Background: an optimization exercise with open tools, aiming at small area. Do not read the settings as production practice. Only simulation tests tie the RTL to the original design; equivalence was not proved. Some runs may be left out. An edit can pass the tests and still lose a function that they never use. Power figures rest on the tool's default switching activity, not on a simulated workload.

File: design/flow/run.sh
#!/bin/bash
# synth_recipe.tcl (not shown) runs the flow's synth.tcl, then flattens the netlist and writes it again
# the make line also repeats each setting of config.mk as NAME=value (left out here)
make -C /OpenROAD-flow-scripts/flow DESIGN_CONFIG=/design/flow/config.mk WORK_HOME=/design/flow/orfs CLKGATE_MAP_FILE= SYNTH_SCRIPT=/design/flow/synth_recipe.tcl finish
File: design/flow/config.mk
export PLATFORM = sky130hd
export DESIGN_NAME = top
export DESIGN_NICKNAME = top
export VERILOG_FILES = /design/flow/design.v
export SDC_FILE = /design/flow/constraint.sdc
export NUM_CORES = 4
export LEC_CHECK = 0
export CAP_MARGIN = 20
export CORE_MARGIN = 2
export CORE_UTILIZATION = 40
export SLEW_MARGIN = 20
File: design/flow/constraint.sdc
create_clock -name core_clock -period 10.0 [get_ports {i_top_clock}]
set_input_delay 2.0000 -clock core_clock [delete_from_list [all_inputs] [get_ports {i_top_clock}]]
set_output_delay 2.0000 -clock core_clock [all_outputs]
set_load 0.01 [all_outputs]
File: design/flow/design.v
`timescale 1ns / 1ps
module alu#(
    parameter NB_DATA = 8,
    parameter NB_OP = 6
)(
    input wire [NB_DATA-1 :0] i_dato_A,
    input wire [NB_DATA-1 :0] i_dato_B,
    input wire [NB_OP-1 :0] i_OP,
    output wire [NB_DATA-1 :0] o_result  
);
localparam OP_ADD = 6'b100000;  
localparam OP_SUB = 6'b100010;  
localparam OP_AND = 6'b100100;  
localparam OP_OR = 6'b100101;  
localparam OP_XOR = 6'b100110;  
localparam OP_SRA = 6'b000011;  
localparam OP_SRL = 6'b000010;  
localparam OP_NOR = 6'b100111;   
reg [NB_DATA-1 :0] result;
assign o_result = result;
always @(*)
begin
    case(i_OP)
        OP_ADD    : result = i_dato_A + i_dato_B;
        OP_SUB    : result = i_dato_A - i_dato_B;
        OP_AND    : result = i_dato_A & i_dato_B;
        OP_OR     : result = i_dato_A | i_dato_B;
        OP_XOR    : result = i_dato_A ^ i_dato_B;
        OP_SRA    : result = {i_dato_A[NB_DATA-1],i_dato_A[NB_DATA-1:1]};
        OP_SRL    : result = i_dato_A >> 1;
        OP_NOR    : result = ~(i_dato_A | i_dato_B);
        default   : result = i_dato_A + i_dato_B;
    endcase
end
endmodule
`timescale 1ns / 1ps
module baud_rate_generator#(
    parameter N_MODULE = 326,
    parameter NB_COUNT = 9
    )(
    input wire i_clock,
    input wire i_reset,
    output wire o_tick
);
reg  [NB_COUNT-1:0]   count;
wire   			          count_flag; 
assign count_flag = count == N_MODULE;
always @(posedge i_clock)
begin
    if (i_reset || count_flag)
    begin
      count <= {NB_COUNT{1'b0}};
    end
    else
      count <= count + 1;
end
assign o_tick = count_flag;
endmodule
`timescale 1ns / 1ps
module receiver#(
    parameter NB_DATA = 8
)(
    input wire i_rx,
    input wire i_tick,
    input wire i_clock,
    input wire i_reset,
    output wire [NB_DATA-1:0] o_rx_data,
    output wire o_rx_done
);
localparam IDLE_STATE =     4'b0001;
localparam START_STATE =    4'b0010;
localparam DATA_STATE =     4'b0100;
localparam STOP_STATE =     4'b1000;
localparam NB_STATES = 4;
reg [NB_STATES-1:0] state;
reg [NB_STATES-1:0] next_state;
localparam NB_TICK_COUNTER = 4; 
reg [NB_TICK_COUNTER-1:0] tick_counter,next_tick_counter;
localparam NB_DATA_COUNTER = 3;
reg [NB_DATA_COUNTER-1:0] data_counter, next_data_counter;
reg [NB_DATA-1:0] data, next_data;
reg rx_done, next_rx_done;
always@(posedge i_clock)
begin
    if(i_reset)
        state <= IDLE_STATE;
    else
        state <= next_state;
end
always@(posedge i_clock)
begin
    if(i_reset)
        tick_counter <= {NB_TICK_COUNTER{1'b0}};
    else 
        tick_counter <= next_tick_counter;
end
always@(posedge i_clock)
begin
    if(i_reset)
        data_counter <= {NB_DATA_COUNTER{1'b0}};
    else
    begin    
        data_counter <= next_data_counter;
    end 
end
always@(posedge i_clock)
begin
    if(i_reset)
        data <= {NB_DATA{1'b0}};
    else 
        data <= next_data;
end
always@(posedge i_clock)
begin
    if(i_reset)
        rx_done <= 1'b0;
    else 
        rx_done <= next_rx_done;
end
always@(*)
begin
    next_state = state;
    next_tick_counter = tick_counter;
    next_data_counter = data_counter;
    next_data = data;
    next_rx_done = 1'b0;
    case(state)
        IDLE_STATE:
        begin
            next_rx_done = 1'b0;
            next_data = {NB_DATA{1'b0}};
            next_tick_counter = {NB_TICK_COUNTER{1'b0}};
            next_data_counter = {NB_DATA_COUNTER{1'b0}};
            if(i_rx == 0)
                next_state = START_STATE;
            else
                next_state = IDLE_STATE;
        end
        START_STATE:
        begin
            if(i_tick)
            begin
                if(tick_counter == 4'b0111)  
                begin
                    if(i_rx == 0)
                    begin
                        next_state = DATA_STATE;
                        next_tick_counter = {NB_TICK_COUNTER{1'b0}};
                    end 
                    else 
                        next_state = IDLE_STATE;
                end
                else
                begin
                    next_tick_counter = tick_counter + 1;
                    next_state = START_STATE;
                end
            end
            else
            begin
                next_state = START_STATE;
                next_tick_counter = tick_counter;
            end
        end    
        DATA_STATE:
        begin
            if(i_tick)
            begin
                if(tick_counter == 4'b1111)  
                begin
                    next_data = {i_rx,data[NB_DATA-1: 1]};  
                    next_data_counter = data_counter + 1;
                    next_tick_counter = {NB_TICK_COUNTER{1'b0}};
                    if(data_counter == 3'b111)  
                        next_state = STOP_STATE;
                    else
                        next_state = DATA_STATE;
                end
                else
                begin
                    next_tick_counter = tick_counter + 1;
                    next_state = DATA_STATE;
                end
            end
            else
            begin
                next_state = DATA_STATE;
                next_data = data;
                next_data_counter = data_counter;
                next_tick_counter = tick_counter;
            end
        end        
        STOP_STATE:  
        begin
            if(i_tick)
                if(tick_counter == 4'b1111)
                begin
                    if(i_rx == 1'b1)    
                    begin
                        next_rx_done = 1'b1;  
                    end
                    next_state = IDLE_STATE;
                end
                else
                begin
                    next_tick_counter = tick_counter + 1;
                    next_state = STOP_STATE;
                end
            else
            begin
                next_state = STOP_STATE;
                next_tick_counter = tick_counter;
            end                
        end
        default:
            next_state = IDLE_STATE;
    endcase              
end
assign o_rx_done = rx_done;
assign o_rx_data = data;
endmodule
`timescale 1ns / 1ps
module transmitter#(
    parameter NB_DATA = 8
)(
    input wire [NB_DATA-1:0] i_interface_data,
    input wire i_interface_done,
    input wire i_tick,
    input wire i_clock,
    input wire i_reset,
    output wire o_tx
    );
localparam IDLE_STATE =     4'b0001;
localparam START_STATE =    4'b0010;
localparam DATA_STATE =     4'b0100;
localparam STOP_STATE =     4'b1000;
localparam NB_STATES = 4;
reg [NB_STATES-1:0] state;
reg [NB_STATES-1:0] next_state;
localparam NB_TICK_COUNTER = 4; 
reg [NB_TICK_COUNTER-1:0] tick_counter,next_tick_counter;
localparam NB_DATA_COUNTER = 3;
reg [NB_DATA_COUNTER-1:0] data_counter, next_data_counter;
reg [NB_DATA-1:0] tx_data, next_tx_data;
reg tx_out,next_tx_out;
assign o_tx = tx_out;
always@(posedge i_clock)
begin
    if(i_reset)
        state <= IDLE_STATE;
    else
        state <= next_state;
end
always@(posedge i_clock)
begin
    if(i_reset)
    begin
        tick_counter <= {NB_TICK_COUNTER{1'b0}};
    end
    else 
         tick_counter <= next_tick_counter;
end
always@(posedge i_clock)
begin
    if(i_reset)
        data_counter <= {NB_DATA_COUNTER{1'b0}};
    else
        data_counter <= next_data_counter;
end
always@(posedge i_clock)
begin
    if(i_reset)
        tx_data <= {NB_DATA{1'b0}};
    else   
        tx_data <= next_tx_data; 
end
always@(posedge i_clock)
begin
    if(i_reset)
    begin
        tx_out <= 1'b0;
    end
    else 
    begin    
        tx_out <= next_tx_out; 
    end 
end
always@(*)
begin
    next_state = state;
    next_data_counter = data_counter;
    next_tick_counter = tick_counter;
    next_tx_data = tx_data;
    next_tx_out = tx_out;
    case(state)
        IDLE_STATE:
        begin
            next_tx_out = 1'b1;
            next_tick_counter = {NB_TICK_COUNTER{1'b0}};
            next_data_counter = {NB_DATA_COUNTER{1'b0}};
            if(i_interface_done)
            begin
                next_tx_data = i_interface_data;
                next_state = START_STATE;
            end
            else
            begin
                next_tx_data = tx_data;
                next_state = IDLE_STATE;
            end
        end
        START_STATE:
        begin
            next_tx_out = 1'b0;
            if(i_tick)
            begin
                if(tick_counter == 4'b1111)
                begin
                    next_tick_counter = {NB_TICK_COUNTER{1'b0}};
                    next_state = DATA_STATE;
                end
                else
                begin
                    next_tick_counter = tick_counter + 1;
                    next_state = START_STATE;
                end
            end
            else
            begin
                next_tick_counter = tick_counter;
                next_state = START_STATE;
            end    
        end    
        DATA_STATE:
        begin
            next_tx_out = tx_data[0];
            if(i_tick)
            begin
                if(tick_counter == 4'b1111)
                begin
                    next_tick_counter = {NB_TICK_COUNTER{1'b0}};
                    next_tx_data = tx_data >> 1;
                    if(data_counter == 3'b111)  
                        next_state = STOP_STATE;
                    else
                        next_data_counter = data_counter + 1;
                end
                else
                begin
                    next_tick_counter = tick_counter + 1;
                    next_state = DATA_STATE;
                end      
            end
            else
            begin
                next_state = DATA_STATE;
                next_tx_data = tx_data;
                next_tick_counter = tick_counter;
                next_data_counter = data_counter;
            end
        end        
        STOP_STATE:  
        begin
            next_tx_out = 1'b1;
            if(i_tick)
            begin
                if(tick_counter == 4'b1111)
                    next_state = IDLE_STATE;
                else
                begin
                    next_tick_counter = tick_counter + 1;
                    next_state = STOP_STATE;
                end
            end
            else
            begin
                next_state = STOP_STATE;
                next_tick_counter = tick_counter;
            end
        end
        default:
        begin
            next_state = IDLE_STATE;
        end
    endcase              
end
endmodule
`timescale 1ns / 1ps
module interface_alu#(
    parameter NB_DATA = 8,
    parameter NB_OP=6
)(
    input wire [NB_DATA-1:0] i_rx_data,
    input wire i_rx_done,
    input wire [NB_DATA-1:0] i_alu_result,
    input wire i_clock,
    input wire i_reset,
    output wire [NB_DATA-1:0] o_dato_A,
    output wire [NB_DATA-1:0] o_dato_B,
    output wire [NB_OP-1:0] o_OP,
    output wire [NB_DATA-1:0] o_interface_data,
    output wire o_interface_done
);
localparam DATO_A_STATE =   5'b00001;
localparam DATO_B_STATE =   5'b00010;
localparam OP_STATE     =   5'b00100;
localparam SAVE_STATE   =   5'b01000;
localparam TX_STATE     =   5'b10000;
localparam NB_STATES = 5;
reg [NB_STATES-1:0] state;
reg [NB_STATES-1:0] next_state;
reg [NB_DATA-1:0] dato_A;
reg [NB_DATA-1:0] next_dato_A;
reg [NB_DATA-1:0] dato_B;
reg [NB_DATA-1:0] next_dato_B;
reg [NB_OP-1:0] OP;
reg [NB_OP-1:0] next_OP;
reg [NB_DATA-1:0] interface_data;
reg [NB_DATA-1:0] next_interface_data;
reg interface_done;
reg flag, next_flag;  
assign o_interface_done = interface_done;
assign o_interface_data = interface_data;
assign o_dato_A = dato_A;
assign o_dato_B = dato_B;
assign o_OP = OP;
always@(posedge i_clock)
begin
    if(i_reset)
        state <= DATO_A_STATE; 
    else
        state <= next_state;
end
always@(posedge i_clock)
begin
    if(i_reset)
        flag <= 0;
    else
        flag <= next_flag;
end
always@(posedge i_clock)
begin
    if(i_reset)
        dato_A <= {NB_DATA{1'b0}};
    else
        dato_A <= next_dato_A;
end
always@(posedge i_clock)
begin
    if(i_reset)
        dato_B <= {NB_DATA{1'b0}};
    else
        dato_B <= next_dato_B;
end
always@(posedge i_clock)
begin
    if(i_reset)
        OP <= {NB_OP{1'b0}};
    else
        OP <= next_OP;
end
always@(posedge i_clock)
begin
    if(i_reset)
        interface_data <= {NB_DATA{1'b0}};
    else
        interface_data <= next_interface_data;
end
always@(*)
begin
    next_flag = flag;
    next_state = state;
    next_dato_A = dato_A;
    next_dato_B = dato_B;
    next_OP = OP;
    next_interface_data = interface_data;
    interface_done = 1'b0;
    case(state)
        DATO_A_STATE:
        begin
            interface_done = 1'b0;
            if(i_rx_done == 1'b1)
            begin
                next_dato_A = i_rx_data;
                next_flag = 1'b1;  
                next_state = DATO_A_STATE;
            end
            else
            begin
                next_dato_A = dato_A; 
                if(flag)
                begin
                    next_state = DATO_B_STATE;
                    next_flag = 1'b0;
                end
                else
                    next_state = DATO_A_STATE;
            end
        end
        DATO_B_STATE:
        begin
            if(i_rx_done == 1'b1)
            begin
                next_dato_B = i_rx_data;
                next_flag = 1;
                next_state = DATO_B_STATE;
            end
            else
            begin
                next_dato_B = dato_B; 
                if(flag)
                begin
                    next_state = OP_STATE;
                    next_flag = 0;
                end
                else
                    next_state = DATO_B_STATE;
            end
        end        
        OP_STATE:
        begin
            if(i_rx_done == 1'b1)
            begin
                next_OP = i_rx_data[NB_OP-1:0];
                next_flag = 1;
                next_state = OP_STATE;
            end
            else
            begin
                next_OP = OP;
                if(flag)
                begin
                    next_state = SAVE_STATE;
                    next_flag = 0;
                end
                else
                    next_state = OP_STATE;
            end
        end
        SAVE_STATE: 
        begin
            next_interface_data = i_alu_result;
            next_state = TX_STATE;
        end
        TX_STATE:
        begin
            interface_done = 1'b1;
            next_state = DATO_A_STATE;
        end
        default:
        begin
            next_state = DATO_A_STATE;
        end
    endcase              
end
endmodule
`timescale 1ns / 1ps
module top#(
    parameter NB_DATA = 8,
    parameter NB_OP=6
)(
    input i_top_rx,
    input i_top_clock,
    input i_top_reset,
    output o_top_tx,
    output [NB_DATA-1:0] o_alu
);
wire [NB_DATA-1:0] rx_data;
wire rx_done;
wire tick;
wire [NB_DATA-1:0] dato_A;
wire [NB_DATA-1:0] dato_B;
wire [NB_OP-1:0] OP;
wire [NB_DATA-1:0] interface_data;
wire interface_done;
wire [NB_DATA-1:0] alu_result;
receiver u_receiver(
    .i_rx(i_top_rx),  
    .i_clock(i_top_clock),
    .i_reset(i_top_reset),
    .i_tick(tick),
    .o_rx_data(rx_data),  
    .o_rx_done(rx_done)
);
baud_rate_generator u_baud_rate_generator(
    .i_clock(i_top_clock),
    .i_reset(i_top_reset),
    .o_tick(tick)
);
interface_alu u_interface_alu(
    .i_rx_data(rx_data),
    .i_rx_done(rx_done),
    .i_alu_result(alu_result),
    .i_clock(i_top_clock),
    .i_reset(i_top_reset),
    .o_dato_A(dato_A),
    .o_dato_B(dato_B),
    .o_OP(OP),
    .o_interface_data(interface_data),
    .o_interface_done(interface_done)
);
alu u_alu(
    .i_dato_A(dato_A),
    .i_dato_B(dato_B),
    .i_OP(OP),
    .o_result(alu_result)
);
transmitter u_transmitter(
    .i_interface_data(interface_data),
    .i_interface_done(interface_done),
    .i_tick(tick),
    .i_clock(i_top_clock),
    .i_reset(i_top_reset),
    .o_tx(o_top_tx)
);
assign o_alu = alu_result;
endmodule
==> results.cfg, run 1 <==
[outcome]
status = finished clean

[setup_path]
timing_worst_setup_path_type = reg -> out
cp-end-kind = output pin
r2r_end = u_interface_alu.interface_data[4]
r2r_slack_ps = 6580
crit_slowest_cell = dfxtp_1
path_cells = nor4b_4 -> mux2_2 -> fa_1 -> nor2b_1 -> o31a_1 -> o21ai_0 -> a211o_1 -> nand3_1 -> clkdlybuf4s50_1
endpoint = o_alu[6]
cp.depth = 9
rr_startpoint = u_interface_alu.OP[1]
crit_buf_inv = 1

[final_layout]
final_cell_mix = dfxtp_1, nand2_1, nor2_1
nNetsFinal = 636
clock_cell_area_share_pct = 5.90
inverters = 29
fillers = 1168
buffer_area_share_pct = 2.66
clkbuf_count = 11
seq_share_pct = 31.7
final_common_cell = dfxtp_1
syn_to_final_growth_pct = 10.7

[placement]
gp_congestion = 0.893
dp.cells = 735
dpl_worst_slack_ps = 4250

[global_route]
use_met1_pct = 22.1
grt_pass1_vias = 4008
use_met2_pct = 30.8
top_usage_layer = met2

[clock_tree]
cts_setup_buffers = 0
clock_latency_ps = 340
cts_buffers = 9
cts_sinks = 85

[power_and_ir_drop]
switching_power_mw = 0.161
seq-power_mw = 0.346
seq_power_share_pct = 47.3
p_clk_mw = 0.357
power.total_mw = 0.731
power_leader = clock
power.internal_mw = 0.571
ir_drop_mv = 0.0681
p_comb_share_pct = 3.9
swShare_pct = 22.0

[sta]
tightest_slew_ps = 995
max_slew_margin_pct = 33.6
setup_viol = 0
rsz0062_at_grt = no
holdWs_ps = 456
drv_slew = 0
clock.fmax_mhz = 163
worst_slack_ps = 3880

[hold_path]
hold_class = reg -> reg

[synth]
synth_edf_count = 0
synth_top_cell_area_share_pct = 35.1
syn_inst = 604
yosysWarnings = 5
synthMuxAreaShare_pct = 3.74
synth_area_leaders = dfxtp_1, ha_1, a21oi_1

[detailed_routing]
vias_per_cell = 5.58

[die]
die_h_um = 114
die_w_um = 114
==> run 1: registers in the layout, indices dropped and copies added (netlist names) <==
name	flops
u_receiver.data	8
u_interface_alu.dato_B	8
u_interface_alu.OP	6
u_interface_alu.state	5
u_interface_alu.dato_A	8
u_transmitter.data_counter	3
u_receiver.data_counter	3
u_transmitter.tick_counter	4
u_interface_alu.flag	1
u_transmitter.state	4
u_interface_alu.interface_data	8
u_receiver.rx_done	1
u_baud_rate_generator.count	9
u_transmitter.tx_data	8
u_receiver.tick_counter	4
u_receiver.state	4
u_transmitter.tx_out	1
==> run 1: synth_stat cells, drive strengths merged (3+ instances only) <==
cell and count:
clkbuf 24, and2 6, nor4b 5, xor2 16, a21o 3, nor3 11
a211oi 13, nand3 48, mux2i 17, dfxtp 85, buf 7, nor3b 7
o21a 4, o22ai 3, nor2b 11, a31oi 3, or2 4, a221o 3
nand2 64, o2111ai 3, and3 4, nand3b 3, nand4 4, nor2 60
nor4 3, ha 32, xnor2 12, o21ai 24, a21oi 59, inv 29
a22oi 4, nand2b 3, or3 5
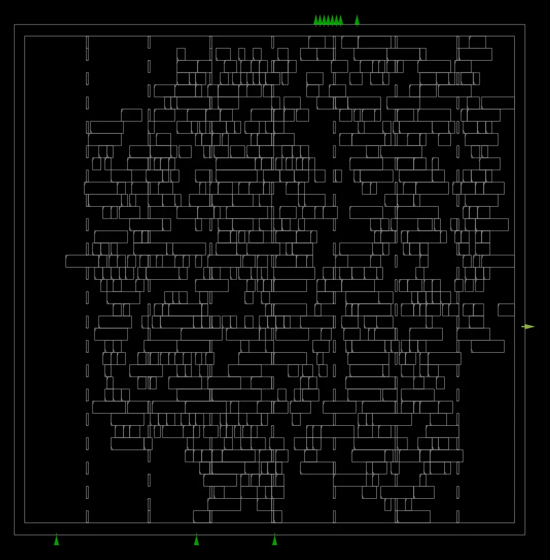
Run 1: placement view
fin util: 45.1%
Tap Cells: 147
non-filler cells, final: 752
# rows: 40
seq_cells: 85

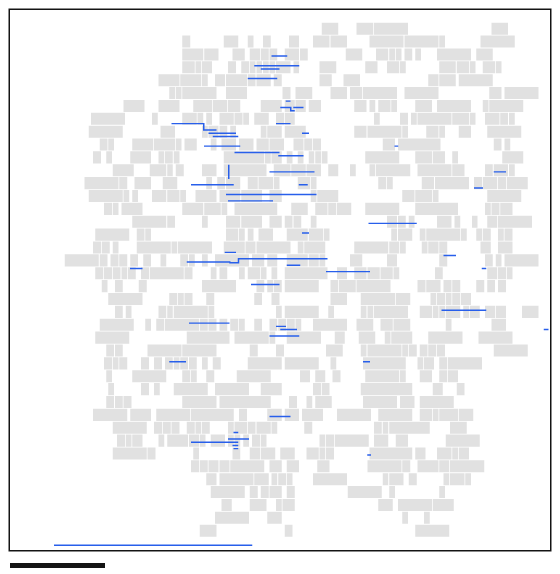
Run 1: signal wires on met3
Scale bar: 20 um.
- nets with wire on the layer: 35
- longest straight run: 41.6 um
- wire length on this layer: 291 um
- share of all routed wire: 2.7%
via count: 4196
met3 usage in global routing: 2.59%
routed wire length: 10900 um

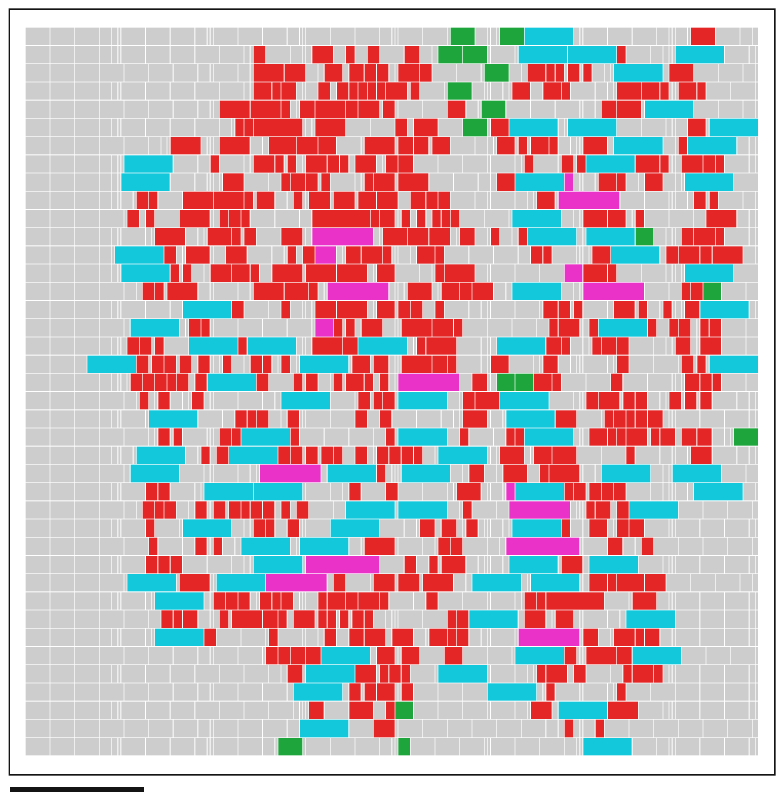
Run 1: cells colored by class
Scale bar: 20 um. Fill, decap, tap and diode cells in gray.
- clock drivers and dummy loads: magenta (cells 16; share of their area 6.1%)
- remaining buffers and delay cells: green (cells 16; share of their area 2.8%)
- remaining logic cells: red (cells 488; share of their area 58%)
- registers: cyan (cells 85; share of their area 33%)

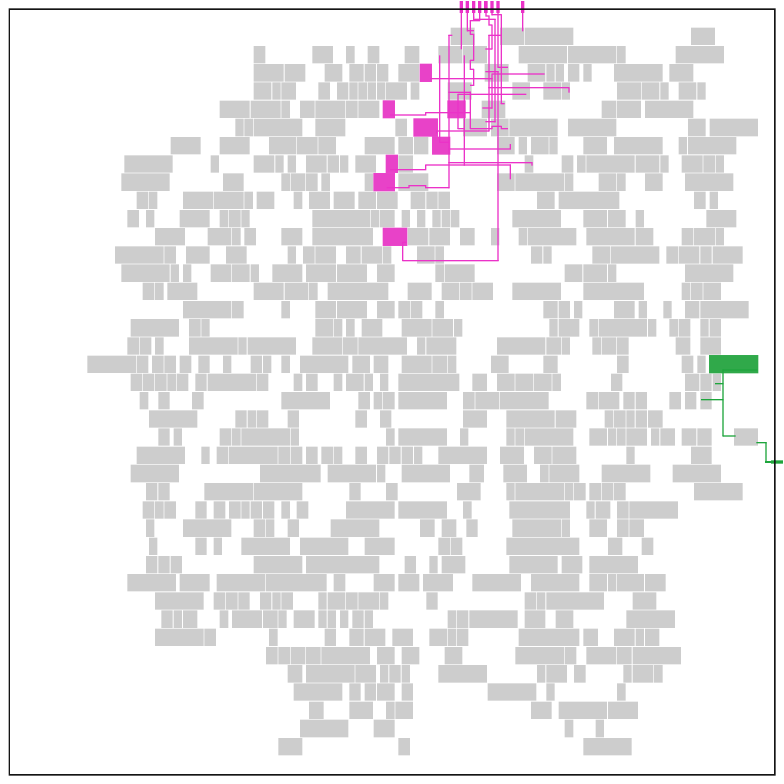
Run 1: port wiring
- o_alu: magenta (bits 8; direction output; edge top; end cells 8; buffers 8; wire 339 um)
- o_top_tx: green (bits 1; direction output; edge right; end cells 1; buffers 1; wire 26.1 um)
PortBufs: 11
Top Ports: 12

Run 1, routed clock nets over the placement:
Scale bar: 20 um.
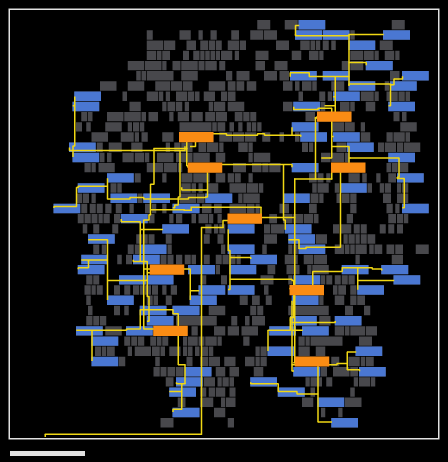

## Run 2: files that changed since run 1, shown whole
==> design/flow/design.v <==
`timescale 1ns / 1ps
module alu(
    input  wire [7:0] i_dato_A,
    input  wire [7:0] i_dato_B,
    input  wire [2:0] i_op,
    output reg  [7:0] o_result
);
always @(*)
begin
    case (i_op)
        3'd1:    o_result = i_dato_A - i_dato_B;
        3'd2:    o_result = i_dato_A & i_dato_B;
        3'd3:    o_result = i_dato_A | i_dato_B;
        3'd4:    o_result = i_dato_A ^ i_dato_B;
        3'd5:    o_result = ~(i_dato_A | i_dato_B);
        3'd6:    o_result = {i_dato_A[7], i_dato_A[7:1]};
        3'd7:    o_result = {1'b0, i_dato_A[7:1]};
        default: o_result = i_dato_A + i_dato_B;
    endcase
end
endmodule
`timescale 1ns / 1ps
module baud_rate_generator(
    input  wire i_clock,
    input  wire i_reset,
    output wire o_tick,
    output wire o_c0,
    output wire o_c4
);
reg [8:0] count;
assign o_tick = count[8] & count[6] & count[2] & count[1];
assign o_c0   = (count == 9'd0);
assign o_c4   = (count == 9'd4);
always @(posedge i_clock)
begin
    if (i_reset || o_tick)
        count <= 9'd0;
    else
        count <= count + 9'd1;
end
endmodule
`timescale 1ns / 1ps
module receiver(
    input  wire       i_rx,
    input  wire       i_tick,
    input  wire       i_clock,
    input  wire       i_reset,
    output wire [7:0] o_rx_data,
    output wire       o_rx_done
);
localparam IDLE  = 2'd0;
localparam START = 2'd1;
localparam DATA  = 2'd2;
localparam STOP  = 2'd3;
reg [1:0] state;
reg [3:0] tc;
reg [7:0] data;
wire last = i_tick & (tc == 4'hf);
always @(posedge i_clock)
begin
    if (i_reset)
        state <= IDLE;
    else case (state)
        IDLE:  if (!i_rx) state <= START;
        START: if (last) state <= i_rx ? IDLE : DATA;
        DATA:  if (last && data[0]) state <= STOP;
        STOP:  if (last) state <= IDLE;
    endcase
end
always @(posedge i_clock)
begin
    if (i_reset)
        tc[3] <= 1'b1;
    else if (state == IDLE)
        tc[3] <= 1'b1;
    else if (last && (state == START ? i_rx : (state == STOP && !i_rx)))
        tc[3] <= 1'b1;
    else if (i_tick)
        tc[3] <= tc[3] ^ (&tc[2:0]);
end
always @(posedge i_clock)
begin
    if (state == IDLE)
        tc[2:0] <= 3'd0;
    else if (i_tick)
        tc[2:0] <= tc[2:0] + 3'd1;
end
always @(posedge i_clock)
begin
    if (state == IDLE)
        data <= 8'h80;
    else if (state == DATA && last)
        data <= {i_rx, data[7:1]};
end
assign o_rx_data = data;
assign o_rx_done = (state == IDLE) & ~tc[3];
endmodule
`timescale 1ns / 1ps
module transmitter(
    input  wire [7:0] i_data,
    input  wire       i_start,
    input  wire       i_c0,
    input  wire       i_clock,
    input  wire       i_reset,
    output wire       o_tx
);
reg [3:0] pos;
reg [3:0] tc;
wire idle = pos[3] & ~pos[1] & pos[0];
always @(posedge i_clock)
begin
    if (i_reset) begin
        pos <= 4'd7;
        tc  <= 4'hf;
    end else if (i_start)
        pos <= 4'hf;
    else if (i_c0 && !idle) begin
        tc <= tc + 4'd1;
        if (tc == 4'hf)
            pos <= pos + 4'd1;
    end
end
assign o_tx = pos[3] ? ~pos[2] : i_data[pos[2:0]];
endmodule
`timescale 1ns / 1ps
module interface_alu(
    input  wire [7:0] i_rx_data,
    input  wire       i_rx_done,
    input  wire       i_c4,
    input  wire       i_clock,
    input  wire       i_reset,
    output reg  [7:0] o_dato_A,
    output reg  [7:0] o_dato_B,
    output reg  [2:0] o_op,
    output wire       o_start
);
localparam ST_A    = 2'd0;
localparam ST_B    = 2'd1;
localparam ST_OP   = 2'd2;
localparam ST_WAIT = 2'd3;
reg [1:0] state;
reg [2:0] op_class;
always @(*)
begin
    case (i_rx_data[5:0])
        6'h22:   op_class = 3'd1;
        6'h24:   op_class = 3'd2;
        6'h25:   op_class = 3'd3;
        6'h26:   op_class = 3'd4;
        6'h27:   op_class = 3'd5;
        6'h03:   op_class = 3'd6;
        6'h02:   op_class = 3'd7;
        default: op_class = 3'd0;
    endcase
end
always @(posedge i_clock)
begin
    if (i_reset) begin
        state    <= ST_A;
        o_dato_A <= 8'd0;
        o_dato_B <= 8'd0;
        o_op     <= 3'd0;
    end else case (state)
        ST_A:    if (i_rx_done) begin o_dato_A <= i_rx_data; state <= ST_B; end
        ST_B:    if (i_rx_done) begin o_dato_B <= i_rx_data; state <= ST_OP; end
        ST_OP:   if (i_rx_done) begin o_op <= op_class; state <= ST_WAIT; end
        ST_WAIT: if (i_c4) state <= ST_A;
    endcase
end
assign o_start = (state == ST_WAIT) & i_c4;
endmodule
`timescale 1ns / 1ps
module top#(
    parameter NB_DATA = 8,
    parameter NB_OP=6
)(
    input i_top_rx,
    input i_top_clock,
    input i_top_reset,
    output o_top_tx,
    output [NB_DATA-1:0] o_alu
);
wire       tick, c0, c4;
wire [7:0] rx_data;
wire       rx_done;
wire [7:0] dato_A, dato_B;
wire [2:0] op;
wire       tx_start;
baud_rate_generator u_baud_rate_generator(
    .i_clock(i_top_clock),
    .i_reset(i_top_reset),
    .o_tick(tick),
    .o_c0(c0),
    .o_c4(c4)
);
receiver u_receiver(
    .i_rx(i_top_rx),
    .i_tick(tick),
    .i_clock(i_top_clock),
    .i_reset(i_top_reset),
    .o_rx_data(rx_data),
    .o_rx_done(rx_done)
);
interface_alu u_interface_alu(
    .i_rx_data(rx_data),
    .i_rx_done(rx_done),
    .i_c4(c4),
    .i_clock(i_top_clock),
    .i_reset(i_top_reset),
    .o_dato_A(dato_A),
    .o_dato_B(dato_B),
    .o_op(op),
    .o_start(tx_start)
);
alu u_alu(
    .i_dato_A(dato_A),
    .i_dato_B(dato_B),
    .i_op(op),
    .o_result(o_alu)
);
transmitter u_transmitter(
    .i_data(o_alu),
    .i_start(tx_start),
    .i_c0(c0),
    .i_clock(i_top_clock),
    .i_reset(i_top_reset),
    .o_tx(o_top_tx)
);
endmodule
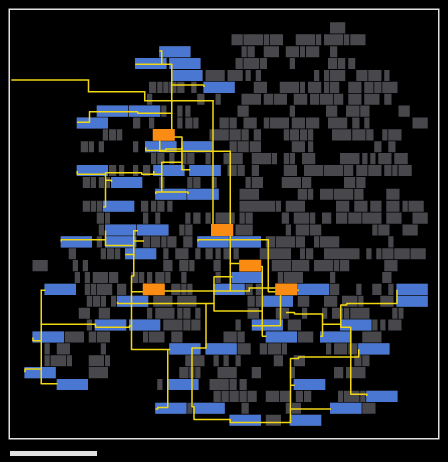
Run 2: routed clock nets over the placement
Scale bar: 20 um.
- clock-net drivers: orange (count 5)
- clock wires: yellow (length 711 um)
- flip-flops: blue (count 52)
- routed clock nets: 6

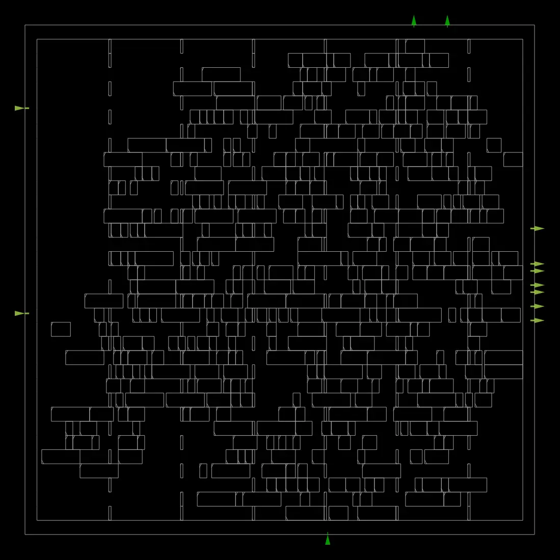
Run 2: placement view
sequential share of cell area: 27.6%
fin util: 43.7%
CORE AREA: 0.00864 mm2
non-filler cells, final: 554
# rows: 34

==> run 2 against run 1 <==
  * Still clean on timing, DRC and antenna
  * Die area is 26% lower
  * Hold slack better by 28 ps
  * Worst setup slack better by 39 ps
  * Wire length decreased by 30%
  * First-iteration DRC count down 58%
  * Clock skew grew 6.9 ps
  * Non-clock buffer count decreased by 4
  * Area after synthesis fell by 27%
  * Synthesized cell count down 26%
  * Sequential power shrank about 30%
  * Register-to-register slack better by 1300 ps
  * Maximum frequency increased by 0.64%
  * Largest cell class unchanged
==> results.cfg, run 2 <==
[setup_path]
crit_buf_inv = 1
crit_slowest_cell = dfxtp_1
timing_worst_setup_path_type = reg -> out
endpoint = o_top_tx
r2r_end = u_receiver.data[5]
rr_startpoint = u_baud_rate_generator.count[2]
path_cells = nor3b_2 -> mux2i_1 -> fa_1 -> a211oi_1 -> nor2_1 -> a21oi_1 -> mux2i_1 -> o2111ai_1 -> and4_1 -> clkdlybuf4s50_1
r2r_slack_ps = 7900

[detailed_routing]
route.final.wire_length_um = 7600
routed-via-count = 2977
vias_per_cell = 5.37

[synth]
synth_edf_count = 0
yosysWarnings = 5
syn_inst = 446
synth_top_cell_area_share_pct = 29.5

[sta]
setup_viol = 0
drv_slew = 0
clock.fmax_mhz = 164
tightest_slew_ps = 861
worst_slack_ps = 3910
max_slew_margin_pct = 42.5
holdWs_ps = 483
rsz0062_at_grt = no

[global_route]
grt_pass1_vias = 2827

[final_layout]
nNetsFinal = 483
top_register = u_baud_rate_generator.count
final_cell_mix = nand2_1, dfxtp_1, nor2_1
syn_to_final_growth_pct = 6.95
largest_reg_flops = 9

[power_and_ir_drop]
ir_drop_mv = 0.0769

[die]
die_w_um = 97.9
pin_count = 12
die_h_um = 97.9

[placement]
gp_congestion = 0.808

[outcome]
status = finished clean

[clock_tree]
cts_sinks = 52
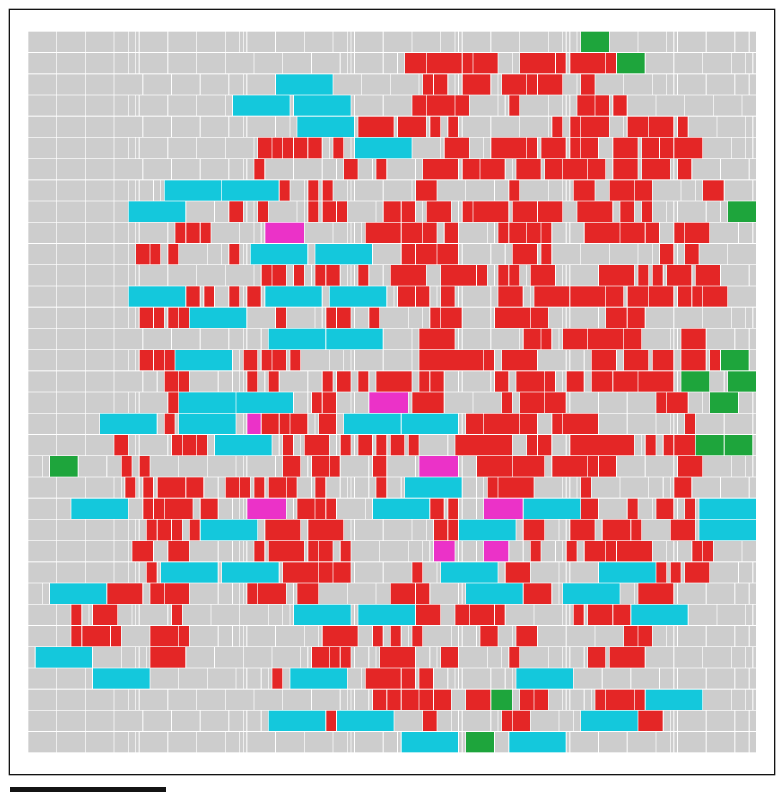
Run 2: cells colored by class
Scale bar: 20 um. Fill, decap, tap and diode cells in gray.
- clock drivers and dummy loads: magenta (cells 8; share of their area 2.5%)
- remaining logic cells: red (cells 374; share of their area 66%)
- remaining buffers and delay cells: green (cells 12; share of their area 3.2%)
- registers: cyan (cells 52; share of their area 29%)

[run 2: cell type report]
cell class | count | area [um2] | share of cell area [%]
clock buffer | 5 | 68.8 | 1.82
clock inverter | 3 | 21.3 | 0.563
inverter | 29 | 109 | 2.88
multi-input combinational | 345 | 2280 | 60.5
sequential | 52 | 1040 | 27.6
tap | 108 | 135 | 3.58
timing repair buffer | 12 | 118 | 3.12
[run 2: through the flow]
step,power (mW),std cells
2_1_floorplan,0.314,446
3_3_place_gp,0.338,546
3_5_place_dp,0.341,546
4_1_cts,0.468,554
5_1_grt,0.489,554
6_report,0.461,554
[run 2: metal layers]
| metal | global-route usage (%) | vias to the layer above |
|---|---|---|
| li1 | - | 1553 |
| met1 | 22.6 | 1362 |
| met2 | 27.1 | 52 |
| met3 | 2.93 | 10 |
| met4 | 4.70 | 0 |
| met5 | 0 | - |
[run 2: power breakdown]
group / internal, mW / switching [mW] / total, mW
sequential: 0.221 / 0.0204 / 0.242
combinational: 0.0470 / 0.0475 / 0.0945
clock: 0.0499 / 0.0751 / 0.125
total: 0.318 / 0.143 / 0.461

[static timing again, ports no longer ideal]
Ports are ideal in the flow. The routed layouts listed here were re-timed in OpenROAD. Step 1 assumes that a clkbuf_16 drives the clock port and a buf_2 every other input. Step 2 adds t to the input delays and takes it off the output delays; t is the mean of the earliest and latest rising clock arrival at the registers after step 1. Input paths then give back, and output paths get back, about the clock's delay inside the block. Three values: ideal ports, drivers, drivers and shift; two values: the first two.
run | t (ns) | setup WS [ns] | hold slack, ns | worst setup path after step 2 | worst data-port slew with drivers (ns)
run 1 | 0.371 | 3.875 / 3.838 / 4.209 | 0.456 / 0.456 / 0.456 | register to output | 0.03
run 2 | 0.337 | 3.914 / 3.884 / 4.221 | 0.483 / 0.483 / 0.483 | register to output | 0.03
After both steps every run listed still meets setup and hold.
